What follows belongs to an exercise in optimizing a design on an open flow for a short achievable clock period and few clock cycles; a production flow would make more cautious choices.
Only simulation tests tie the RTL to the original design; equivalence was not proved.
Not every run is shown, and edits may drop behaviour that the tests do not exercise.
Power and IR drop assume default switching activity.

### design/flow/run.sh
#!/bin/bash
# synth_recipe.tcl (not shown) runs the flow's synth.tcl, then flattens the netlist and writes it again
# the make line also repeats each setting of config.mk as NAME=value (left out here)
make -C /OpenROAD-flow-scripts/flow DESIGN_CONFIG=/design/flow/config.mk WORK_HOME=/design/flow/orfs CLKGATE_MAP_FILE= SYNTH_SCRIPT=/design/flow/synth_recipe.tcl finish
### design/flow/config.mk
export PLATFORM = sky130hd
export DESIGN_NAME = RISCV
export DESIGN_NICKNAME = RISCV
export VERILOG_FILES = /design/flow/design.v
export SDC_FILE = /design/flow/constraint.sdc
export NUM_CORES = 4
export LEC_CHECK = 0
export CAP_MARGIN = 20
export CORE_MARGIN = 2
export CORE_UTILIZATION = 30
export PLACE_DENSITY = 0.5
export SLEW_MARGIN = 20
### design/flow/constraint.sdc
create_clock -name core_clock -period 11.5 [get_ports {clk}]
set_input_delay 2.3000 -clock core_clock [delete_from_list [all_inputs] [get_ports {clk}]]
set_output_delay 2.3000 -clock core_clock [all_outputs]
set_load 0.01 [all_outputs]
### design/flow/design.v
module RISCV(
    input clk, rst_n,
    output [31:0] imem_addr,
    input  [31:0] imem_rdata,
    output [31:0] dmem_addr,
    output [31:0] dmem_wdata,
    output        dmem_we,
    input  [31:0] dmem_rdata
);
reg [31:0] pc_f;
reg        v_d, pred_d;
reg [31:0] ir_d, pc_d;
reg        wen_x, ld_x, st_x, pred_x, beq_x, bne_x, blt_x, br_x, ok_x;
reg        add_x, sub_x, sll_x, srl_x, xor_x, or_x, and_x;
reg        fa_x, fb_x, fs_x;
reg [4:0]  rd_x;
reg [31:0] a_x, b_x, s_x, alt_x, pc_x, tgt_x;
reg        wen_m, ld_m, we_m, upd_m, set_m;
reg [4:0]  rd_m, bidx_m;
reg [2:0]  btag_m;
reg [7:0]  btgt_m;
reg [31:0] res_m, addr_m, wd_m;
reg [31:0] rf [0:31];
reg [31:0] bv;
reg [2:0]  btag [0:31];
reg [7:0]  btgt [0:31];
wire [4:0] fi    = pc_f[6:2];
wire       hit   = bv[fi] & (btag[fi] == pc_f[9:7]) & ~|pc_f[31:10] & ~|pc_f[1:0];
wire [31:0] ptgt = {22'b0, btgt[fi], 2'b00};
assign imem_addr = pc_f;
wire [6:0] op  = ir_d[6:0];
wire [2:0] f3  = ir_d[14:12];
wire [4:0] rs1 = ir_d[19:15];
wire [4:0] rs2 = ir_d[24:20];
wire [4:0] rd  = ir_d[11:7];
wire is_r  = op == 7'b0110011;
wire is_i  = op == 7'b0010011;
wire is_ld = op == 7'b0000011;
wire is_st = op == 7'b0100011;
wire is_br = op == 7'b1100011;
wire is_al = is_r | is_i;
wire use1 = is_al | is_ld | is_st | is_br;
wire use2 = is_r | is_st | is_br;
wire [31:0] imm_i = {{20{ir_d[31]}}, ir_d[31:20]};
wire [31:0] imm_s = {{20{ir_d[31]}}, ir_d[31:25], ir_d[11:7]};
wire [31:0] imm_b = {{20{ir_d[31]}}, ir_d[7], ir_d[30:25], ir_d[11:8], 1'b0};
wire [31:0] wdata = ld_m ? dmem_rdata : res_m;
wire [31:0] rv1 = (wen_m && rd_m == rs1) ? wdata : rf[rs1];
wire [31:0] rv2 = (wen_m && rd_m == rs2) ? wdata : rf[rs2];
wire [31:0] tgt = pc_d + imm_b;
wire [31:0] pc4 = pc_d + 32'd4;
wire mis;    
wire stall = v_d & ld_x & ((use1 & rd_x == rs1) | (use2 & rd_x == rs2));
wire go    = v_d & ~mis & ~stall;    
wire fwd_ok = wen_x & ~ld_x;
wire [31:0] a = fa_x ? res_m : a_x;
wire [31:0] b = fb_x ? res_m : b_x;
wire [31:0] s = fs_x ? res_m : s_x;
wire [31:0] sum = a + b;
wire [31:0] dif = a - b;
wire        eq  = a == b;
wire        big = |b[31:5];
wire [31:0] shl = big ? 32'b0 : a << b[4:0];
wire [31:0] shr = big ? 32'b0 : a >> b[4:0];
wire [31:0] res = ({32{add_x}} & sum) | ({32{sub_x}} & dif) |
                  ({32{sll_x}} & shl) | ({32{srl_x}} & shr) |
                  ({32{xor_x}} & (a ^ b)) | ({32{or_x}} & (a | b)) |
                  ({32{and_x}} & (a & b));
wire taken = (beq_x & eq) | (bne_x & ~eq) | (blt_x & dif[31]);
assign mis = pred_x ? ~taken : taken;
assign dmem_addr  = addr_m;
assign dmem_wdata = wd_m;
assign dmem_we    = we_m;
always @(posedge clk or negedge rst_n) begin
    if (!rst_n) begin
        pc_f   <= 32'b0;
        v_d    <= 1'b0;
        pred_d <= 1'b0;
    end else begin
        if (mis)
            pc_f <= alt_x;
        else if (!stall)
            pc_f <= hit ? ptgt : pc_f + 32'd4;
        if (mis)
            v_d <= 1'b0;
        else if (!stall) begin
            v_d    <= 1'b1;
            pred_d <= hit;
        end
    end
end
always @(posedge clk) begin
    if (!stall) begin
        ir_d <= imem_rdata;
        pc_d <= pc_f;
    end
end
always @(posedge clk or negedge rst_n) begin
    if (!rst_n) begin
        wen_x <= 1'b0; ld_x <= 1'b0; st_x <= 1'b0; pred_x <= 1'b0;
        beq_x <= 1'b0; bne_x <= 1'b0; blt_x <= 1'b0; br_x <= 1'b0;
    end else begin
        wen_x  <= go & (is_al | is_ld);
        ld_x   <= go & is_ld;
        st_x   <= go & is_st;
        br_x   <= go & is_br;
        pred_x <= go & pred_d;
        beq_x  <= go & is_br & (f3 == 3'b000);
        bne_x  <= go & is_br & (f3 == 3'b001);
        blt_x  <= go & is_br & (f3 == 3'b100);
    end
end
always @(posedge clk) begin
    rd_x  <= rd;
    add_x <= is_ld | is_st | (is_al & (f3 == 3'b010 | f3 == 3'b011 | (f3 == 3'b000 & ~(is_r & ir_d[30]))));
    sub_x <= is_r & f3 == 3'b000 & ir_d[30];
    sll_x <= is_al & f3 == 3'b001;
    xor_x <= is_al & f3 == 3'b100;
    srl_x <= is_al & f3 == 3'b101;
    or_x  <= is_al & f3 == 3'b110;
    and_x <= is_al & f3 == 3'b111;
    fa_x  <= fwd_ok & use1 & rd_x == rs1;
    fb_x  <= fwd_ok & (is_r | is_br) & rd_x == rs2;
    fs_x  <= fwd_ok & is_st & rd_x == rs2;
    a_x   <= rv1;
    b_x   <= (is_r | is_br) ? rv2 : (is_st ? imm_s : imm_i);
    s_x   <= rv2;
    alt_x <= pred_d ? pc4 : tgt;
    pc_x  <= pc_d;
    tgt_x <= tgt;
    ok_x  <= ~|pc_d[31:10] & ~|pc_d[1:0] & ~|tgt[31:10] & ~|tgt[1:0];
end
always @(posedge clk or negedge rst_n) begin
    if (!rst_n) begin
        wen_m <= 1'b0; ld_m <= 1'b0; we_m <= 1'b0; upd_m <= 1'b0; set_m <= 1'b0;
    end else begin
        wen_m <= wen_x;
        ld_m  <= ld_x;
        we_m  <= st_x;
        upd_m <= (br_x & taken & ok_x) | (pred_x & ~taken);
        set_m <= taken;
    end
end
always @(posedge clk) begin
    rd_m   <= rd_x;
    res_m  <= res;
    if (ld_x | st_x)
        addr_m <= sum;
    if (st_x)
        wd_m <= s;
    bidx_m <= pc_x[6:2];
    btag_m <= pc_x[9:7];
    btgt_m <= tgt_x[9:2];
end
integer i;
always @(posedge clk or negedge rst_n) begin
    if (!rst_n) begin
        for (i = 0; i < 32; i = i + 1)
            rf[i] <= 32'b0;
    end else if (wen_m)
        rf[rd_m] <= wdata;
end
always @(posedge clk or negedge rst_n) begin
    if (!rst_n)
        bv <= 32'b0;
    else if (upd_m)
        bv[bidx_m] <= set_m;
end
always @(posedge clk) begin
    if (upd_m & set_m) begin
        btag[bidx_m] <= btag_m;
        btgt[bidx_m] <= btgt_m;
    end
end
endmodule
Figure 1. Signal wires by layer (run 1).
Drawn at 1.5 px/um. Only two layers are drawn.
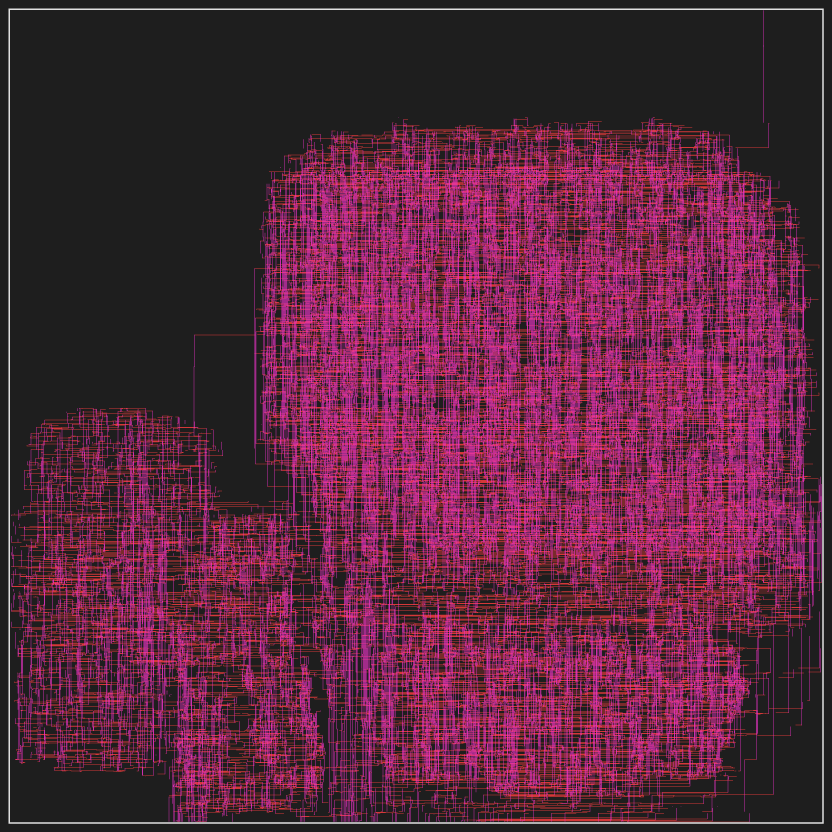
Key: red = met1 [wire length 171 mm]; magenta = met2 [wire length 176 mm]
overall fraction of global-route tracks in use: 28.2%
wirelength, routed: 427000 um

Figure 2. Clock wires, drivers and flops (run 1).
Drawn at 1 px/um.
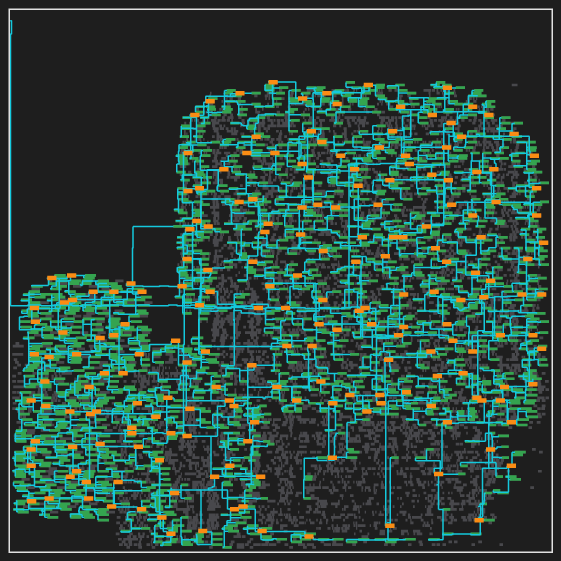
Key: orange = cells driving clock nets [count 202]; green = flip-flops [count 1796]; cyan = clock wires [length 25.3 mm]
Position of the flops: widely spread. There are 203 routed clock nets.

Figure 3. Cells colored by class (run 1).
Drawn at 1 px/um.
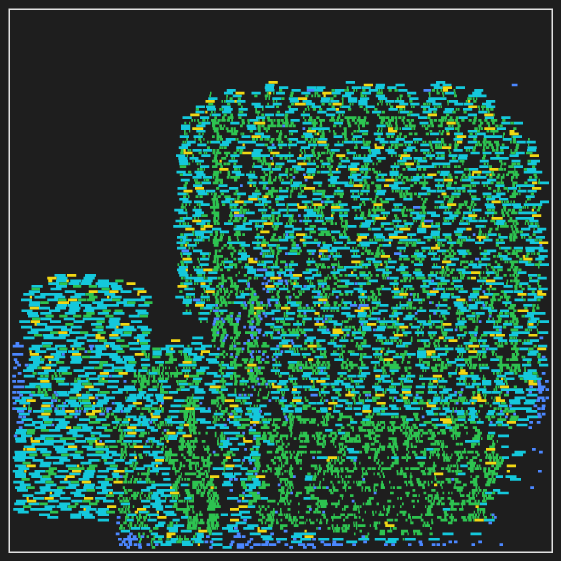
Key: yellow = clock drivers and dummy loads [cells 361, share of their area 7.0%]; cyan = flip-flops [cells 1796, share of their area 48%]; blue = other buffers and delay cells [cells 418, share of their area 3.9%]; green = all other logic [cells 6021, share of their area 41%]

==> out/qor.log, run 1 <==
INFO  outcome        run_status=no timing/DRC/antenna violations
INFO  route          avgViaCountPerCell=6.22
INFO  worst_setup_path classification_of_the_worst_setup_path=reg2reg
INFO  yosys          synth_seq_area_share=53.4%
INFO  floorplan      die-width=541um
INFO  clock_network  clock_insertion_delay_worst_skew=0.92ns
INFO  power_and_ir_drop worst_ir_drop_vdd=0.151mV
INFO  route          postRouteAntennaNets=0
INFO  clock_network  cts_buffers=202
INFO  yosys          synth_cell_type_count=83
INFO  sta            period_needed=6.80ns
INFO  cells_and_area area_delta_synth_final=15.8%
INFO  min_path       worstHoldEndpoint=bidx_m[2]
INFO  cells_and_area final_nets=8643
INFO  route          dr.first_iter.drc_count=12800
INFO  min_path       hold_class=reg2reg
INFO  worst_setup_path cp_data_required_time=12.25ns
INFO  worst_setup_path reg2reg_to=beq_x
INFO  cells_and_area largest-register=rf
INFO  cells_and_area finish.utilization=34.9%
INFO  min_path       worst_hold_startpoint=pc_x[4]
INFO  yosys          post_synth_edffs=480
INFO  min_path       min_path_cells=0
INFO  cells_and_area layout-drive-gt1-share=11.4%
INFO  sta            fin_setup_tns=0ns
INFO  sta            finalMaxSlewViolations=0
INFO  cells_and_area largestRegisters=rf: 1024 flops, btgt: 256 flops, btag: 96 flops
INFO  clock_network  post_cts_buffers=0
INFO  global_routing global_route.overflow_total=0
INFO  route          wl_met1=171000um
INFO  floorplan      num_rows=197
INFO  yosys          synth_area=86700um2
INFO  clock_network  cts_buffer_depth=4
INFO  sta            number_of_endpoints_with_negative_hold_slack_in_the_final_report=0
INFO  power_and_ir_drop leakagePower=37.5nW
INFO  floorplan      die_height=541um
INFO  worst_setup_path critPathCaptureType=flip-flop
INFO  cells_and_area layout_filler_cell_count=28700
INFO  floorplan      boundaryPins=163
INFO  global_routing grt_max_degree=157
INFO  yosys          yosys_warnings=2
INFO  clock_network  htree_num_levels=4
INFO  clock_network  cts.reportedPaths.clkPinSlew=0.06ns
INFO  cells_and_area most_frequent_cells_in_the_layout=sky130_fd_sc_hd__dfrtp_1, sky130_fd_sc_hd__a21oi_1, sky130_fd_sc_hd__nor2_1
INFO  floorplan      design.die.area=293000um2
INFO  floorplan      coreArea=288000um2
INFO  worst_setup_path internal_reg_to_reg_setup_slack=4.70ns
INFO  route          drt_pre_antenna_iters=9
INFO  global_routing initial_antenna_violation_count=30
INFO  sta            worst_margin_pin_slew=1.25ns
INFO  job            max_cap_viol_count=0
INFO  route          avgRoutedWirePerCell=34.5um
INFO  global_routing wire_length_of_the_first_global_routing_pass=588000um
INFO  yosys          dominantRegCellSynth=sky130_fd_sc_hd__dfrtp_1
INFO  yosys          syn_avg_cell_area=10.2um2
INFO  floorplan      floorplan.initialDensity=30.1%
Testbench counts for the RTL of run 1, summed over its fixed seeds: cycles 33,469.
-- run 1: Yosys cell counts (41+ instances only) --
master	count	area, um2
sky130_fd_sc_hd__nand4_1	123	769
sky130_fd_sc_hd__o21ai_0	641	3210
sky130_fd_sc_hd__nor4_1	41	257
sky130_fd_sc_hd__ha_1	135	1690
sky130_fd_sc_hd__inv_1	120	450
sky130_fd_sc_hd__mux4_2	114	2570
sky130_fd_sc_hd__nor3_1	49	245
sky130_fd_sc_hd__o211ai_1	51	383
sky130_fd_sc_hd__a22o_1	279	2440
sky130_fd_sc_hd__a21o_1	42	315
sky130_fd_sc_hd__a22oi_1	417	3130
sky130_fd_sc_hd__xnor2_1	71	622
sky130_fd_sc_hd__nor2_1	1035	3880
sky130_fd_sc_hd__clkbuf_1	636	2390
sky130_fd_sc_hd__a221oi_1	288	2520
sky130_fd_sc_hd__mux2_2	82	923
sky130_fd_sc_hd__a21oi_1	952	4760
sky130_fd_sc_hd__edfxtp_1	480	14400
sky130_fd_sc_hd__dfrtp_1	1103	27600
sky130_fd_sc_hd__dfxtp_1	213	4260
sky130_fd_sc_hd__xor2_1	53	464
sky130_fd_sc_hd__mux2i_1	176	1760
sky130_fd_sc_hd__buf_1	50	188
sky130_fd_sc_hd__nand3_1	178	891
sky130_fd_sc_hd__nand2_1	691	2590
sky130_fd_sc_hd__o32a_1	43	430
-- run 1: per-stage QoR --
step	instance area (um2)	worst slack (ns)	std cells	hold WS (ns)	power, mW
after floorplan	86700	6.02	8527	0.310	9.38
after global placement	93400	4.86	12000	0.313	10.9
after detailed placement	93500	4.84	12000	0.313	10.9
after CTS	100000	4.83	12400	0.312	17.5
after global routing	100000	4.20	12400	0.332	18.1
final	100000	4.70	12400	0.321	17.5
-- run 1: how the worst max path moves through the flow --
stage	endpoint	from	cells past startpoint	slack, ns
floorplan	pc_f[17]	fb_x	22	6.02
global placement	blt_x	fb_x	20	4.86
detailed placement	bne_x	fa_x	20	4.84
CTS	bne_x	fb_x	19	4.83
global route	bne_x	fa_x	20	4.20
finish	beq_x	fa_x	20	4.70
-- run 1: logic make-up after synthesis --
group                    after synthesis  synth area share, %
AO/OA/AOI/OAI                       2957                 22.1
AND/OR/NAND/NOR                     2308                 11.5
flip-flops                          1796                 53.4
buffers and inverters                832                 3.67
multiplexers                         372                 6.06
adder cells (fa/ha/maj)              138                 2.02
XOR/XNOR                             124                 1.25
-- run 1: power by group --
part / total [mW] / internal (mW) / switching, mW / leakage (nW)
combinational: 3.29 / 1.11 / 2.18 / 17.7
clock: 6.68 / 3.85 / 2.82 / 3.33
sequential: 7.58 / 7.08 / 0.498 / 16.5
-- run 1: layer usage --
| layer | GRT usage (%) | vias to the layer above |
|---|---|---|
| li1 | - | 31600 |
| met1 | 37.4 | 38400 |
| met4 | 16.3 | 32 |
| met3 | 9.03 | 1480 |
| met5 | 0.181 | - |
| met2 | 40.0 | 5655 |
-- run 1: final cells by class --
class	instances	area, um2	area share, %
Clock inverter	86	887	0.884
Timing Repair Buffer	418	3740	3.73
Antenna cell	24	60.1	0.0599
Tap cell	3781	4730	4.72
Inverter	122	458	0.456
Multi-Input combinational cell	5899	38400	38.2
Sequential cell	1796	46300	46.2
Clock buffer	275	5780	5.76
-- run 1: critical path, cell delays in order (launching register included) --
cell,delay (ns)
sky130_fd_sc_hd__dfxtp_2,0.31
sky130_fd_sc_hd__buf_4,0.56
sky130_fd_sc_hd__mux2i_1,0.58
sky130_fd_sc_hd__inv_1,0.25
sky130_fd_sc_hd__ha_1,0.24
sky130_fd_sc_hd__o21bai_1,0.16
sky130_fd_sc_hd__a21oi_1,0.38
sky130_fd_sc_hd__o21bai_1,0.10
sky130_fd_sc_hd__a21oi_1,0.42
sky130_fd_sc_hd__o21ai_0,0.30
sky130_fd_sc_hd__a31oi_1,0.53
sky130_fd_sc_hd__o22ai_1,0.24
sky130_fd_sc_hd__a21oi_1,0.40
sky130_fd_sc_hd__xnor2_1,0.10
sky130_fd_sc_hd__buf_4,0.18
sky130_fd_sc_hd__o21a_1,0.18
sky130_fd_sc_hd__ha_2,0.31
sky130_fd_sc_hd__buf_4,0.52
sky130_fd_sc_hd__nor2b_1,0.45
sky130_fd_sc_hd__nand3_1,0.20
sky130_fd_sc_hd__nor4_1,0.21
Figure 4. Clock wiring as the flow saved it (run 1).
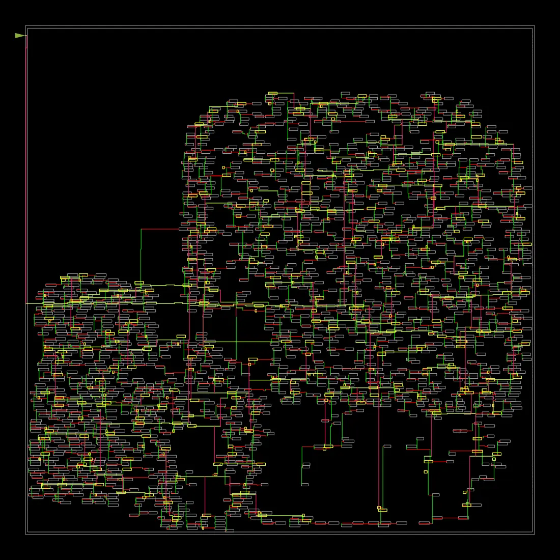

==> run 2: changes to the inputs <==
--- a/design/flow/config.mk
+++ b/design/flow/config.mk
@@ -5,8 +5,10 @@
 export SDC_FILE = /design/flow/constraint.sdc
 export NUM_CORES = 4
 export LEC_CHECK = 0
+export ABC_CLOCK_PERIOD_IN_PS = 3000
 export CAP_MARGIN = 20
 export CORE_MARGIN = 2
 export CORE_UTILIZATION = 30
 export PLACE_DENSITY = 0.5
+export SETUP_SLACK_MARGIN = 5
 export SLEW_MARGIN = 20
Figure 5. Clock wiring as the flow saved it (run 2).
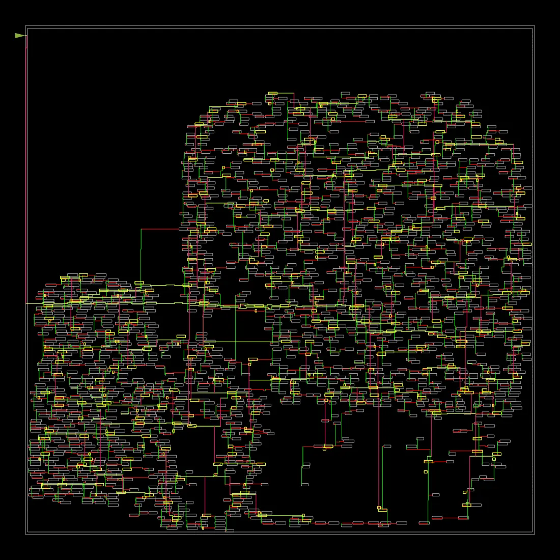
clk sink count: 1796
power of the clock network: 6.68 mW

Figure 6. Signal wires by layer (run 2).
Drawn at 1.5 px/um. Only two layers are drawn.
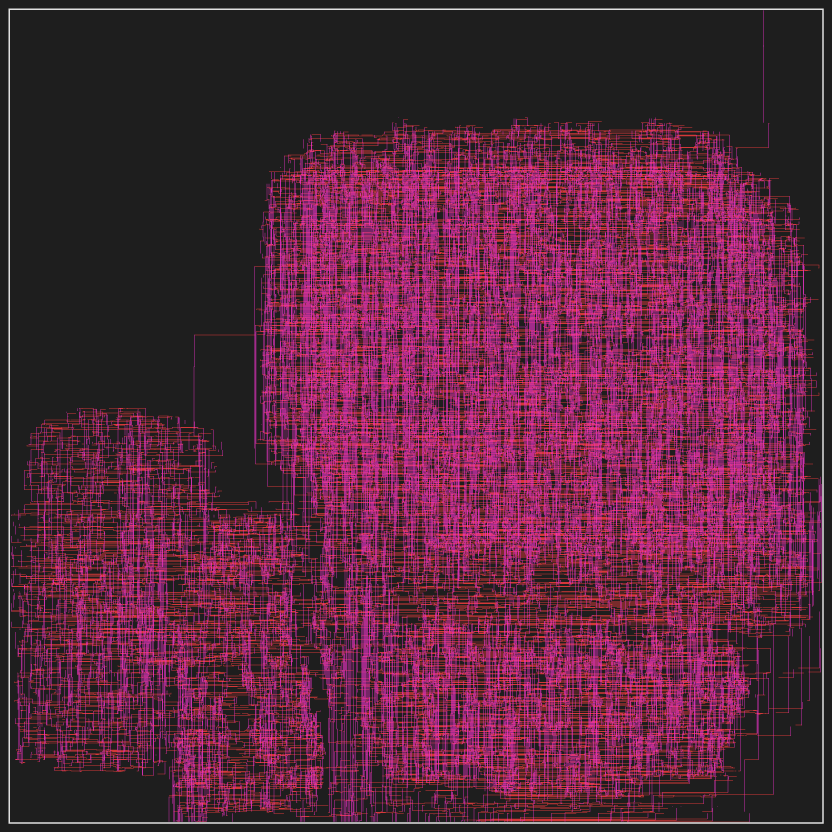
Key: red = met1 [wire length 171 mm]; magenta = met2 [wire length 176 mm]

==> out/qor.log, run 2 <==
INFO  cells_and_area largestRegisters=rf: 1024 flops, btgt: 256 flops, btag: 96 flops [unchanged]
INFO  route          avgViaCountPerCell=6.22 [about the same]
INFO  yosys          ys_top_cells_by_area=sky130_fd_sc_hd__dfrtp_1, sky130_fd_sc_hd__edfxtp_1, sky130_fd_sc_hd__a21oi_1 [unchanged]
INFO  sta            whs=0.322ns [was 0.321 ns]
INFO  floorplan      die-width=541um [unchanged]
INFO  sta            fin_setup_tns=0ns [unchanged]
INFO  worst_setup_path cp_data_required_time=12.26ns [was 12.25 ns]
INFO  cells_and_area most_frequent_cells_in_the_layout=sky130_fd_sc_hd__dfrtp_1, sky130_fd_sc_hd__a21oi_1, sky130_fd_sc_hd__nor2_1 [unchanged]
INFO  power_and_ir_drop switchingPower=5.51mW [was 5.50 mW]
INFO  sta            number_of_endpoints_with_negative_hold_slack_in_the_final_report=0 [unchanged]
INFO  sta            finalMaxSlewViolations=0 [unchanged]
INFO  floorplan      floorplan.initialDensity=30.1% [unchanged]
INFO  yosys          netlist.top_cell.by_area=sky130_fd_sc_hd__dfrtp_1 [unchanged]
INFO  worst_setup_path critPathCaptureType=flip-flop [unchanged]
INFO  floorplan      design.die.area=293000um2 [unchanged]
INFO  outcome        run_status=no timing/DRC/antenna violations [unchanged]
INFO  power_and_ir_drop worst_ir_drop_vdd=0.150mV [was 0.151 mV]
INFO  yosys          yosysMostFrequentCell=sky130_fd_sc_hd__dfrtp_1 [unchanged]
INFO  cells_and_area layout_filler_cell_count=28700 [about the same]
INFO  route          wirelength=427000um [about the same]
INFO  yosys          synth_cell_type_count=83 [unchanged]
INFO  sta            final.setup.worst_slack=5.40ns [was 4.70 ns]
INFO  power_and_ir_drop internal_power=12.0mW [about the same]
INFO  yosys          synth_top_cell_area_share=31.8% [unchanged]
INFO  worst_setup_path critPathBufInv=4 [unchanged]
INFO  cells_and_area largest-register=rf [unchanged]
INFO  power_and_ir_drop power_frac_seq=43.2% [about the same]
INFO  cells_and_area layout-drive-gt1-share=11.5% [was 11.4%]
INFO  yosys          syn_avg_cell_area=10.2um2 [unchanged]
INFO  global_routing wire_length_of_the_first_global_routing_pass=588000um [unchanged]
INFO  power_and_ir_drop leakagePower=37.5nW [about the same]
INFO  clock_network  cts.reportedPaths.clkPinSlew=0.06ns [about the same]
Figure 7. Cells colored by class (run 2).
Drawn at 1 px/um.
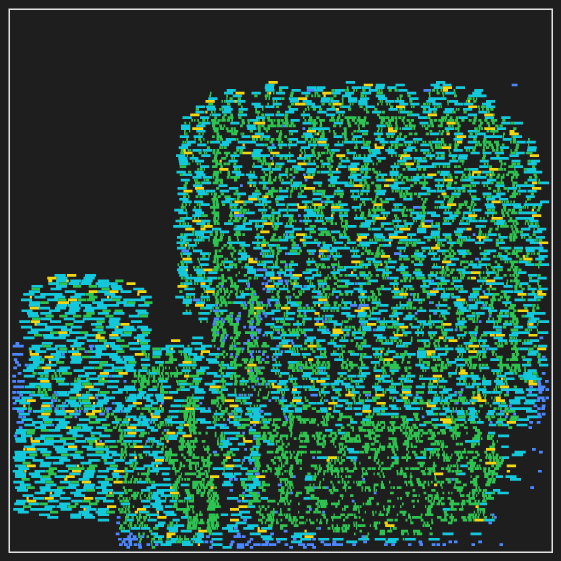
Key: green = all other logic [cells 6021, share of their area 41%]; cyan = flip-flops [cells 1796, share of their area 48%]; blue = other buffers and delay cells [cells 418, share of their area 3.9%]; yellow = clock drivers and dummy loads [cells 361, share of their area 7.0%]
sequential share of cell area: 46.1%
post-layout util: 34.9%
Final Instance Area: 100000 um2
placement row count: 197

Figure 8. Clock wires, drivers and flops (run 2).
Drawn at 1 px/um.
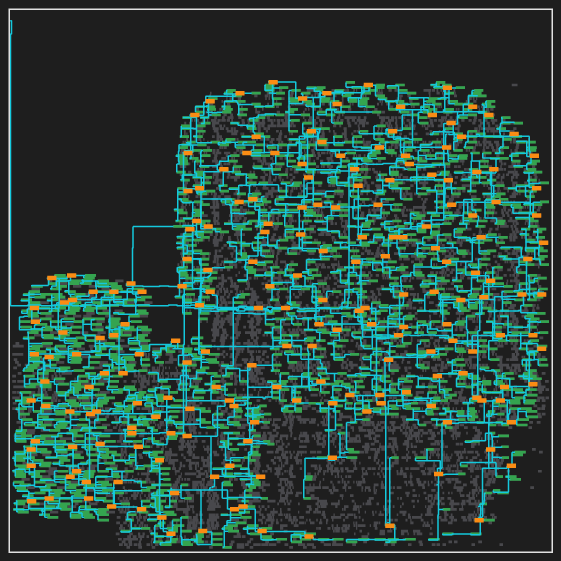
Key: green = flip-flops [count 1796]; cyan = clock wires [length 25.4 mm]; orange = cells driving clock nets [count 202]
Position of the flops: widely spread.
Clock power frac: 38.0%
insertion delay to the later sink of the worst-skew pair: 0.92 ns
maximum clock skew at final layout: 0.110 ns

## run 2: cell counts after synthesis
No cell type changed its count.
## run 2: power by group through the flow
stage	Sequential (mW)	Combinational (mW)	Clock [mW]
floorplan	7.46	1.92	0
global placement	7.69	3.18	0
detailed placement	7.69	3.20	0
CTS	7.57	3.22	6.73
global route	7.62	3.48	6.99
finish	7.59	3.29	6.68
## run 2: logic make-up after synthesis
family	share of synthesized area (%)
buf+inv	3.67
simple gates	11.5
compound gates	22.1
xor+xnor	1.25
mux	6.06
fa+ha+maj	2.02
flops	53.4
## run 2: what timing repair did
| action | CTS | global route |
|---|---|---|
| gates resized for setup | 3 | 8 |
| endpoints found under the setup margin | 9 | 10 |
| buffers inserted | 0 | 0 |
| endpoints found under the hold margin | 0 | 0 |
## run 2: final timing paths
check / slack [ns] / end
setup / recovery: 5.40 / beq_x
max in group asynchronous: 7.68 / pc_f[3]
hold / removal: 0.32 / bidx_m[2]
hold reg to reg: 0.32 / bidx_m[2]
min in group asynchronous: 1.51 / rf[1][22]
setup reg to reg: 5.40 / beq_x
## run 2: worst reg2reg max path: cells and delay by family (launching register included)
| family | cells | cell delay, ns |
|---|---|---|
| xor+xnor | 1 | 0.16 |
| buf+inv | 4 | 1.38 |
| fa+ha+maj | 2 | 0.73 |
| mux | 1 | 0.33 |
| simple gates | 4 | 1.24 |
| flops | 1 | 0.36 |
| compound gates | 7 | 1.80 |
## run 2: cell type report
cell class	count	area (um2)	share of cell area, %
Timing Repair Buffer	418	3760	3.75
Clock inverter	86	887	0.884
Multi-Input combinational cell	5899	38400	38.2
Inverter	122	458	0.456
Tap cell	3781	4730	4.71
Antenna cell	25	62.6	0.0623
Clock buffer	275	5780	5.76
Sequential cell	1796	46300	46.1
## run 2: metal layers
layer  global-route usage [%]  vias up
met3                     9.03     1500
met1                     37.4    38400
met2                     40.0     5714
li1                         -    31600
met4                     16.3       34
met5                    0.181        -
## run 2: through the flow
| stage | utilization [%] | cells |
|---|---|---|
| after floorplan | - | 8527 |
| after CTS | 34.8 | 12400 |
| final | 34.9 | 12400 |
| after global placement | 32.5 | 12000 |
| after global routing | 34.9 | 12400 |
| after detailed placement | 32.5 | 12000 |
--- run 3 (changed files replaced; the others as in run 2) ---
removed: design/flow/run.sh
==> design/flow/design.v <==
module ALU(
    input  [31:0] a,
    input  [31:0] b,
    input         op_add, op_sub, op_sll, op_srl, op_xor, op_or, op_and,
    output [31:0] y
);
wire [31:0] sum = a + b;
wire [31:0] dif = a - b;
wire        big = |b[31:5];
wire [31:0] shl = big ? 32'b0 : a << b[4:0];
wire [31:0] shr = big ? 32'b0 : a >> b[4:0];
assign y = ({32{op_add}} & sum) | ({32{op_sub}} & dif) |
           ({32{op_sll}} & shl) | ({32{op_srl}} & shr) |
           ({32{op_xor}} & (a ^ b)) | ({32{op_or}} & (a | b)) |
           ({32{op_and}} & (a & b));
endmodule
module RISCV(
    input clk, rst_n,
    output [31:0] imem_addr,
    input  [31:0] imem_rdata,
    output [31:0] dmem_addr,
    output [31:0] dmem_wdata,
    output        dmem_we,
    input  [31:0] dmem_rdata
);
function [6:0] opc(input [31:0] w); opc = w[6:0]; endfunction
function f_r (input [31:0] w); f_r  = w[6:0] == 7'b0110011; endfunction
function f_i (input [31:0] w); f_i  = w[6:0] == 7'b0010011; endfunction
function f_ld(input [31:0] w); f_ld = w[6:0] == 7'b0000011; endfunction
function f_st(input [31:0] w); f_st = w[6:0] == 7'b0100011; endfunction
function f_br(input [31:0] w); f_br = w[6:0] == 7'b1100011; endfunction
function f_u1(input [31:0] w); f_u1 = f_r(w) | f_i(w) | f_ld(w) | f_st(w) | f_br(w); endfunction
function f_u2(input [31:0] w); f_u2 = f_r(w) | f_st(w) | f_br(w); endfunction
function f_wr(input [31:0] w); f_wr = f_r(w) | f_i(w) | f_ld(w); endfunction
function f_mem(input [31:0] w); f_mem = f_ld(w) | f_st(w); endfunction
reg [31:0] pc_f;
reg        v0_d, v1_d, p0_d, p1_d;
reg [31:0] ir0_d, ir1_d, pc_d;
reg        vA_x, vB_x, vM_x, vR_x;
reg [4:0]  rdA_x, rdB_x, rdL_x;
reg [6:0]  opA_x, opB_x;
reg [31:0] aA_x, bA_x, aB_x, bB_x;
reg [1:0]  faA_x, fbA_x, faB_x, fbB_x;    
reg        ld_x, st_x;
reg [31:0] aM_x, iM_x, sM_x;
reg [1:0]  faM_x, fsM_x;
reg        beq_x, bne_x, blt_x, pred_x, ok_x, isbr_x;
reg [31:0] aR_x, bR_x, alt_x, pcR_x, tgt_x;
reg [1:0]  faR_x, fbR_x;
reg        wA_m, wB_m, wL_m, we_m, upd_m, set_m;
reg [4:0]  rdA_m, rdB_m, rdL_m, bidx_m;
reg [31:0] resA_m, resB_m, addr_m, wd_m;
reg [2:0]  btag_m;
reg [7:0]  btgt_m;
reg [31:0] rf [0:31];
reg [31:0] bv;
reg [2:0]  btag [0:31];
reg [7:0]  btgt [0:31];
reg [63:0] icv;
reg [1:0]  ict [0:63];
reg [31:0] icd [0:63];
wire mis, stall;
assign imem_addr = pc_f;
wire [31:0] w0   = imem_rdata;
wire [31:0] pc4f = pc_f + 32'd4;
wire        lo0  = ~|pc_f[31:10] & ~|pc_f[1:0];
wire        lo1  = ~|pc4f[31:10] & ~|pc4f[1:0];
wire [5:0]  ci   = pc4f[7:2];
wire        ich  = icv[ci] & (ict[ci] == pc4f[9:8]) & lo1;
wire [31:0] w1   = icd[ci];
wire [4:0]  bi0  = pc_f[6:2];
wire [4:0]  bi1  = pc4f[6:2];
wire        bp0  = bv[bi0] & (btag[bi0] == pc_f[9:7]) & lo0;
wire        bp1  = bv[bi1] & (btag[bi1] == pc4f[9:7]) & lo1;
wire [31:0] bt0  = {22'b0, btgt[bi0], 2'b00};
wire [31:0] bt1  = {22'b0, btgt[bi1], 2'b00};
wire raw  = f_wr(w0) & ((f_u1(w1) & w1[19:15] == w0[11:7]) | (f_u2(w1) & w1[24:20] == w0[11:7]));
wire waw  = f_wr(w0) & f_wr(w1) & (w1[11:7] == w0[11:7]);
wire dual = ich & ~bp0 & ~f_br(w0) & ~(f_mem(w0) & f_mem(w1)) & ~raw & ~waw;
always @(posedge clk or negedge rst_n) begin
    if (!rst_n) begin
        pc_f <= 32'b0;
        v0_d <= 1'b0;
        v1_d <= 1'b0;
        p0_d <= 1'b0;
        p1_d <= 1'b0;
    end else if (mis) begin
        pc_f <= alt_x;
        v0_d <= 1'b0;
        v1_d <= 1'b0;
    end else if (!stall) begin
        if (bp0)
            pc_f <= bt0;
        else if (dual)
            pc_f <= bp1 ? bt1 : pc_f + 32'd8;
        else
            pc_f <= pc4f;
        v0_d <= 1'b1;
        v1_d <= dual;
        p0_d <= bp0;
        p1_d <= dual & bp1;
    end
end
always @(posedge clk) begin
    if (!stall) begin
        ir0_d <= w0;
        ir1_d <= w1;
        pc_d  <= pc_f;
    end
end
always @(posedge clk or negedge rst_n) begin
    if (!rst_n)
        icv <= 64'b0;
    else if (lo0)
        icv[pc_f[7:2]] <= 1'b1;
end
always @(posedge clk) begin
    if (lo0) begin
        ict[pc_f[7:2]] <= pc_f[9:8];
        icd[pc_f[7:2]] <= w0;
    end
end
wire [31:0] i0 = ir0_d, i1 = ir1_d;
wire [4:0] rs1_0 = i0[19:15], rs2_0 = i0[24:20], rd_0 = i0[11:7];
wire [4:0] rs1_1 = i1[19:15], rs2_1 = i1[24:20], rd_1 = i1[11:7];
wire al0 = v0_d & (f_r(i0) | f_i(i0));
wire al1 = v1_d & (f_r(i1) | f_i(i1));
wire mm0 = v0_d & f_mem(i0);
wire mm1 = v1_d & f_mem(i1);
wire rb0 = v0_d & (f_br(i0) | p0_d);
wire rb1 = v1_d & (f_br(i1) | p1_d);
function [31:0] rd_reg(input [4:0] r);
    begin
        if (wL_m && rdL_m == r)      rd_reg = dmem_rdata;
        else if (wB_m && rdB_m == r) rd_reg = resB_m;
        else if (wA_m && rdA_m == r) rd_reg = resA_m;
        else                         rd_reg = rf[r];
    end
endfunction
wire [31:0] r1_0 = rd_reg(rs1_0), r2_0 = rd_reg(rs2_0);
wire [31:0] r1_1 = rd_reg(rs1_1), r2_1 = rd_reg(rs2_1);
function [1:0] fw(input [4:0] r);
    fw = {vB_x & rdB_x == r, vA_x & rdA_x == r};
endfunction
wire lu0 = v0_d & ((f_u1(i0) & rs1_0 == rdL_x) | (f_u2(i0) & rs2_0 == rdL_x));
wire lu1 = v1_d & ((f_u1(i1) & rs1_1 == rdL_x) | (f_u2(i1) & rs2_1 == rdL_x));
assign stall = vM_x & ld_x & (lu0 | lu1);
wire go = ~mis & ~stall;
function [6:0] aluop(input [31:0] w);
    reg [2:0] f3;
    begin
        f3 = w[14:12];
        aluop[0] = f3 == 3'b010 | f3 == 3'b011 | (f3 == 3'b000 & ~(f_r(w) & w[30]));
        aluop[1] = f3 == 3'b000 & f_r(w) & w[30];
        aluop[2] = f3 == 3'b001;
        aluop[3] = f3 == 3'b101;
        aluop[4] = f3 == 3'b100;
        aluop[5] = f3 == 3'b110;
        aluop[6] = f3 == 3'b111;
    end
endfunction
function [31:0] immi(input [31:0] w); immi = {{20{w[31]}}, w[31:20]}; endfunction
function [31:0] imms(input [31:0] w); imms = {{20{w[31]}}, w[31:25], w[11:7]}; endfunction
function [31:0] immb(input [31:0] w); immb = {{20{w[31]}}, w[7], w[30:25], w[11:8], 1'b0}; endfunction
wire        sM   = ~mm0;
wire [31:0] iM   = sM ? i1 : i0;
wire        sR   = ~rb0;
wire [31:0] iR   = sR ? i1 : i0;
wire        pR   = sR ? p1_d : p0_d;
wire [31:0] pcR  = sR ? pc_d + 32'd4 : pc_d;
wire [31:0] tgt  = pcR + immb(iR);
wire [2:0]  f3R  = iR[14:12];
wire        brR  = f_br(iR);
always @(posedge clk or negedge rst_n) begin
    if (!rst_n) begin
        vA_x <= 1'b0; vB_x <= 1'b0; vM_x <= 1'b0; vR_x <= 1'b0;
    end else begin
        vA_x <= go & al0;
        vB_x <= go & al1;
        vM_x <= go & (mm0 | mm1);
        vR_x <= go & (rb0 | rb1);
    end
end
always @(posedge clk) begin
    if (!stall) begin
        rdA_x <= rd_0;
        opA_x <= aluop(i0);
        aA_x  <= r1_0;
        bA_x  <= f_r(i0) ? r2_0 : immi(i0);
        faA_x <= fw(rs1_0);
        fbA_x <= f_r(i0) ? fw(rs2_0) : 2'b00;
        rdB_x <= rd_1;
        opB_x <= aluop(i1);
        aB_x  <= r1_1;
        bB_x  <= f_r(i1) ? r2_1 : immi(i1);
        faB_x <= fw(rs1_1);
        fbB_x <= f_r(i1) ? fw(rs2_1) : 2'b00;
        rdL_x <= iM[11:7];
        ld_x  <= f_ld(iM);
        st_x  <= f_st(iM);
        aM_x  <= sM ? r1_1 : r1_0;
        sM_x  <= sM ? r2_1 : r2_0;
        iM_x  <= f_st(iM) ? imms(iM) : immi(iM);
        faM_x <= fw(iM[19:15]);
        fsM_x <= fw(iM[24:20]);
        beq_x  <= brR & f3R == 3'b000;
        bne_x  <= brR & f3R == 3'b001;
        blt_x  <= brR & f3R == 3'b100;
        isbr_x <= brR;
        pred_x <= pR;
        aR_x   <= sR ? r1_1 : r1_0;
        bR_x   <= sR ? r2_1 : r2_0;
        faR_x  <= fw(iR[19:15]);
        fbR_x  <= fw(iR[24:20]);
        alt_x  <= pR ? pcR + 32'd4 : tgt;
        pcR_x  <= pcR;
        tgt_x  <= tgt;
        ok_x   <= ~|pcR[31:10] & ~|pcR[1:0] & ~|tgt[31:10] & ~|tgt[1:0];
    end
end
function [31:0] fsel(input [1:0] f, input [31:0] v);
    fsel = f[1] ? resB_m : (f[0] ? resA_m : v);
endfunction
wire [31:0] aA = fsel(faA_x, aA_x), bA = fsel(fbA_x, bA_x);
wire [31:0] aB = fsel(faB_x, aB_x), bB = fsel(fbB_x, bB_x);
wire [31:0] aM = fsel(faM_x, aM_x), sM_v = fsel(fsM_x, sM_x);
wire [31:0] aR = fsel(faR_x, aR_x), bR = fsel(fbR_x, bR_x);
wire [31:0] resA, resB;
ALU aluA (aA, bA, opA_x[0], opA_x[1], opA_x[2], opA_x[3], opA_x[4], opA_x[5], opA_x[6], resA);
ALU aluB (aB, bB, opB_x[0], opB_x[1], opB_x[2], opB_x[3], opB_x[4], opB_x[5], opB_x[6], resB);
wire [31:0] addr = aM + iM_x;
wire [31:0] difR = aR - bR;
wire        eqR  = aR == bR;
wire taken = (beq_x & eqR) | (bne_x & ~eqR) | (blt_x & difR[31]);
assign mis = vR_x & (pred_x ? ~taken : taken);
assign dmem_addr  = addr_m;
assign dmem_wdata = wd_m;
assign dmem_we    = we_m;
always @(posedge clk or negedge rst_n) begin
    if (!rst_n) begin
        wA_m <= 1'b0; wB_m <= 1'b0; wL_m <= 1'b0; we_m <= 1'b0; upd_m <= 1'b0; set_m <= 1'b0;
    end else begin
        wA_m  <= vA_x;
        wB_m  <= vB_x;
        wL_m  <= vM_x & ld_x;
        we_m  <= vM_x & st_x;
        upd_m <= vR_x & isbr_x & ((taken & ok_x) | (pred_x & ~taken));
        set_m <= taken;
    end
end
always @(posedge clk) begin
    rdA_m  <= rdA_x;
    rdB_m  <= rdB_x;
    rdL_m  <= rdL_x;
    resA_m <= resA;
    resB_m <= resB;
    if (vM_x)
        addr_m <= addr;
    if (vM_x & st_x)
        wd_m <= sM_v;
    bidx_m <= pcR_x[6:2];
    btag_m <= pcR_x[9:7];
    btgt_m <= tgt_x[9:2];
end
integer i;
always @(posedge clk or negedge rst_n) begin
    if (!rst_n) begin
        for (i = 0; i < 32; i = i + 1)
            rf[i] <= 32'b0;
    end else begin
        for (i = 0; i < 32; i = i + 1) begin
            if (wL_m && rdL_m == i)
                rf[i] <= dmem_rdata;
            else if (wB_m && rdB_m == i)
                rf[i] <= resB_m;
            else if (wA_m && rdA_m == i)
                rf[i] <= resA_m;
        end
    end
end
always @(posedge clk or negedge rst_n) begin
    if (!rst_n)
        bv <= 32'b0;
    else if (upd_m)
        bv[bidx_m] <= set_m;
end
always @(posedge clk) begin
    if (upd_m & set_m) begin
        btag[bidx_m] <= btag_m;
        btgt[bidx_m] <= btgt_m;
    end
end
endmodule
==> design/flow/flow/run.sh <==
#!/bin/bash
# Standard ORFS layout; repair aims for extra setup slack beyond the 11.5 ns clock.
set -eo pipefail
bash standard.sh SETUP_SLACK_MARGIN=7.5 finish > make_finish.log 2>&1
==> design/flow/standard.sh <==
#!/bin/bash
# synth_recipe.tcl (not shown) runs the flow's synth.tcl, then flattens the netlist and writes it again
# the make line also repeats each setting of config.mk as NAME=value (left out here)
make -C /OpenROAD-flow-scripts/flow DESIGN_CONFIG=/design/flow/config.mk WORK_HOME=/design/flow/orfs CLKGATE_MAP_FILE= SYNTH_SCRIPT=/design/flow/synth_recipe.tcl "${@:-finish}"
==> design/flow/config.mk <==
export PLATFORM = sky130hd
export DESIGN_NAME = RISCV
export DESIGN_NICKNAME = RISCV
export VERILOG_FILES = /design/flow/design.v
export SDC_FILE = /design/flow/constraint.sdc
export NUM_CORES = 4
export LEC_CHECK = 0
export CAP_MARGIN = 20
export CORE_MARGIN = 2
export CORE_UTILIZATION = 40
export PLACE_DENSITY = 0.6
export SLEW_MARGIN = 20
==> out/qor.log, run 3 <==
INFO  yosys          netlist_instances=22100 [was 8527]
INFO  floorplan      boundaryPins=163 [unchanged]
INFO  yosys          netlist.top_cell.by_area=sky130_fd_sc_hd__edfxtp_1 [was sky130_fd_sc_hd__dfrtp_1]
INFO  clock_network  tritoncts_num_sinks=4318 [was 1796]
INFO  yosys          postSynth.asyncResetShare=27.0% [was 61.4%]
INFO  clock_network  cts_buffer_depth=4 [unchanged]
INFO  yosys          yosys_warnings=2 [unchanged]
INFO  clock_network  clk_root_buffer_cell=sky130_fd_sc_hd__clkbuf_16 [unchanged]
INFO  placed_design  place_congestion=1.14 [was 0.926]
INFO  clock_network  cts_buffers=466 [was 202]
INFO  floorplan      die_height=780um [was 541 um]
INFO  yosys          synth_top_cell_area_share=38.1% [was 31.8%]
INFO  yosys          synth.top_cells.by_count=sky130_fd_sc_hd__edfxtp_1, sky130_fd_sc_hd__nand2_1, sky130_fd_sc_hd__o21ai_0 [was sky130_fd_sc_hd__dfrtp_1, sky130_fd_sc_hd__nor2_1, sky130_fd_sc_hd__a21oi_1]
INFO  yosys          yosysMostFrequentCell=sky130_fd_sc_hd__edfxtp_1 [was sky130_fd_sc_hd__dfrtp_1]
INFO  outcome        tool.error=[ERROR GRT-0232] Routing congestion too high. Check the congestion heatmap in the GUI.
INFO  yosys          synth_seq_area_share=51.0% [was 53.4%]
INFO  floorplan      floorplan.initialDensity=40.1% [was 30.1%]
INFO  clock_network  ctsHoldBuffers=0 [unchanged]
INFO  yosys          syn_avg_cell_area=10.9um2 [was 10.2 um2]
INFO  global_routing global_route.usage.total=51.7%
INFO  yosys          synth_area=241000um2 [was 86700 um2]
INFO  outcome        haltStage=5_1_grt
INFO  yosys          syn_nets=22400 [was 8731]
INFO  placed_design  dp.cells=29000 [was 12000]
INFO  global_routing grt_max_degree=146
INFO  placed_design  post-place-ws=3.81ns [was 4.84 ns]
INFO  yosys          ys_top_cells_by_area=sky130_fd_sc_hd__edfxtp_1, sky130_fd_sc_hd__dfrtp_1, sky130_fd_sc_hd__mux4_2 [was sky130_fd_sc_hd__dfrtp_1, sky130_fd_sc_hd__edfxtp_1, sky130_fd_sc_hd__a21oi_1]
INFO  yosys          synth-seq-cells=4318 [was 1796]
INFO  placed_design  dp.final_hpwl=884000um [was 257000 um]
INFO  placed_design  placedInstanceArea=254000um2 [was 93500 um2]
INFO  yosys          synth_cell_type_count=108 [was 83]
INFO  yosys          dominantRegCellSynth=sky130_fd_sc_hd__edfxtp_1 [was sky130_fd_sc_hd__dfrtp_1]
INFO  clock_network  htree_num_levels=5 [was 4]
INFO  placed_design  io_buffer_count=162 [unchanged]
INFO  floorplan      die-width=780um [was 541 um]
INFO  global_routing global_route.overflow_total=1
INFO  floorplan      num_rows=285 [was 197]
INFO  yosys          post_synth_edffs=3057 [was 480]
INFO  outcome        run_status=did not finish [was no timing/DRC/antenna violations]
Testbench counts for the RTL of run 3, summed over its fixed seeds: cycles 23,903.
==> run 3: cell types whose count changed after synthesis, moves of 215 or more <==
cell,before,now
sky130_fd_sc_hd__edfxtp_1,480,3057
sky130_fd_sc_hd__nand2_1,691,2785
sky130_fd_sc_hd__o21ai_0,641,2009
sky130_fd_sc_hd__mux2i_1,176,1340
sky130_fd_sc_hd__clkbuf_1,636,1673
sky130_fd_sc_hd__mux4_2,114,811
sky130_fd_sc_hd__a21oi_1,952,1509
sky130_fd_sc_hd__nor2_1,1035,1480
sky130_fd_sc_hd__a221oi_1,288,674
sky130_fd_sc_hd__a22o_1,279,648
sky130_fd_sc_hd__buf_1,50,331
sky130_fd_sc_hd__a22oi_1,417,678
sky130_fd_sc_hd__nand4_1,123,338
==> run 3: cells by family after synthesis <==
logic type	synth area share (%)
AO/OA/AOI/OAI	18.0
XOR/XNOR	1.45
buffers and inverters	3.95
flip-flops	51.0
adder cells (fa/ha/maj)	1.55
multiplexers	14.0
AND/OR/NAND/NOR	10.0
==> run 3: repair_timing <==
item	4_1_cts
endpoints found under the hold margin	0
gates resized for setup	2364
setup buffers	710
pin swaps	418
endpoints found under the setup margin	3276
cloned	104
==> run 3: routing by layer <==
| metal | global-route usage, % | GRT overflow |
|---|---|---|
| met1 | 55.6 | 1 |
| met2 | 66.2 | 0 |
| met3 | 33.4 | 0 |
| met4 | 47.3 | 0 |
| met5 | 21.0 | 0 |
==> run 3: worst max path at each step <==
stage                           to  slack (ns)  cells after the start
after floorplan           pc_f[26]        6.54                     24
after global placement    pc_f[28]        3.75                     18
after detailed placement  pc_f[26]        3.81                     18
after CTS                 pc_f[26]        6.46                     21
==> run 3: power groups by stage <==
stage / registers, mW / logic, mW / clock network, mW
3_5_place_dp: 19.5 / 24.6 / 0
4_1_cts: 19.3 / 28.9 / 15.9
3_3_place_gp: 19.6 / 24.7 / 0
2_1_floorplan: 18.9 / 13.6 / 0

## separate check: timing with driven ports
The flow's constraints put no driver on any port. The routed layouts listed below were extracted and timed again, unchanged, in two steps. Step 1 assumes that a clkbuf_16 drives the clock port and a buf_2 every other input. Step 2 also shifts input and output timing later by t, the mid clock arrival at the registers, as if the neighbouring blocks saw the same clock. Three values: no drivers, after step 1, after step 2; two values: the first two.
| run | t (ns) | slack for setup (ns) | clock arrival spread, ns | worst data-port slew with drivers (ns) | cell pins on the clock port's net |
|---|---|---|---|---|---|
| run 1 | 0.952 | 4.704 / 4.704 / 4.704 | 0.130 / 0.130 | 0.17 | 1 |
| run 2 | 0.954 | 5.399 / 5.399 / 5.399 | 0.128 / 0.128 | 0.17 | 1 |
After both steps every run listed still meets setup and hold.
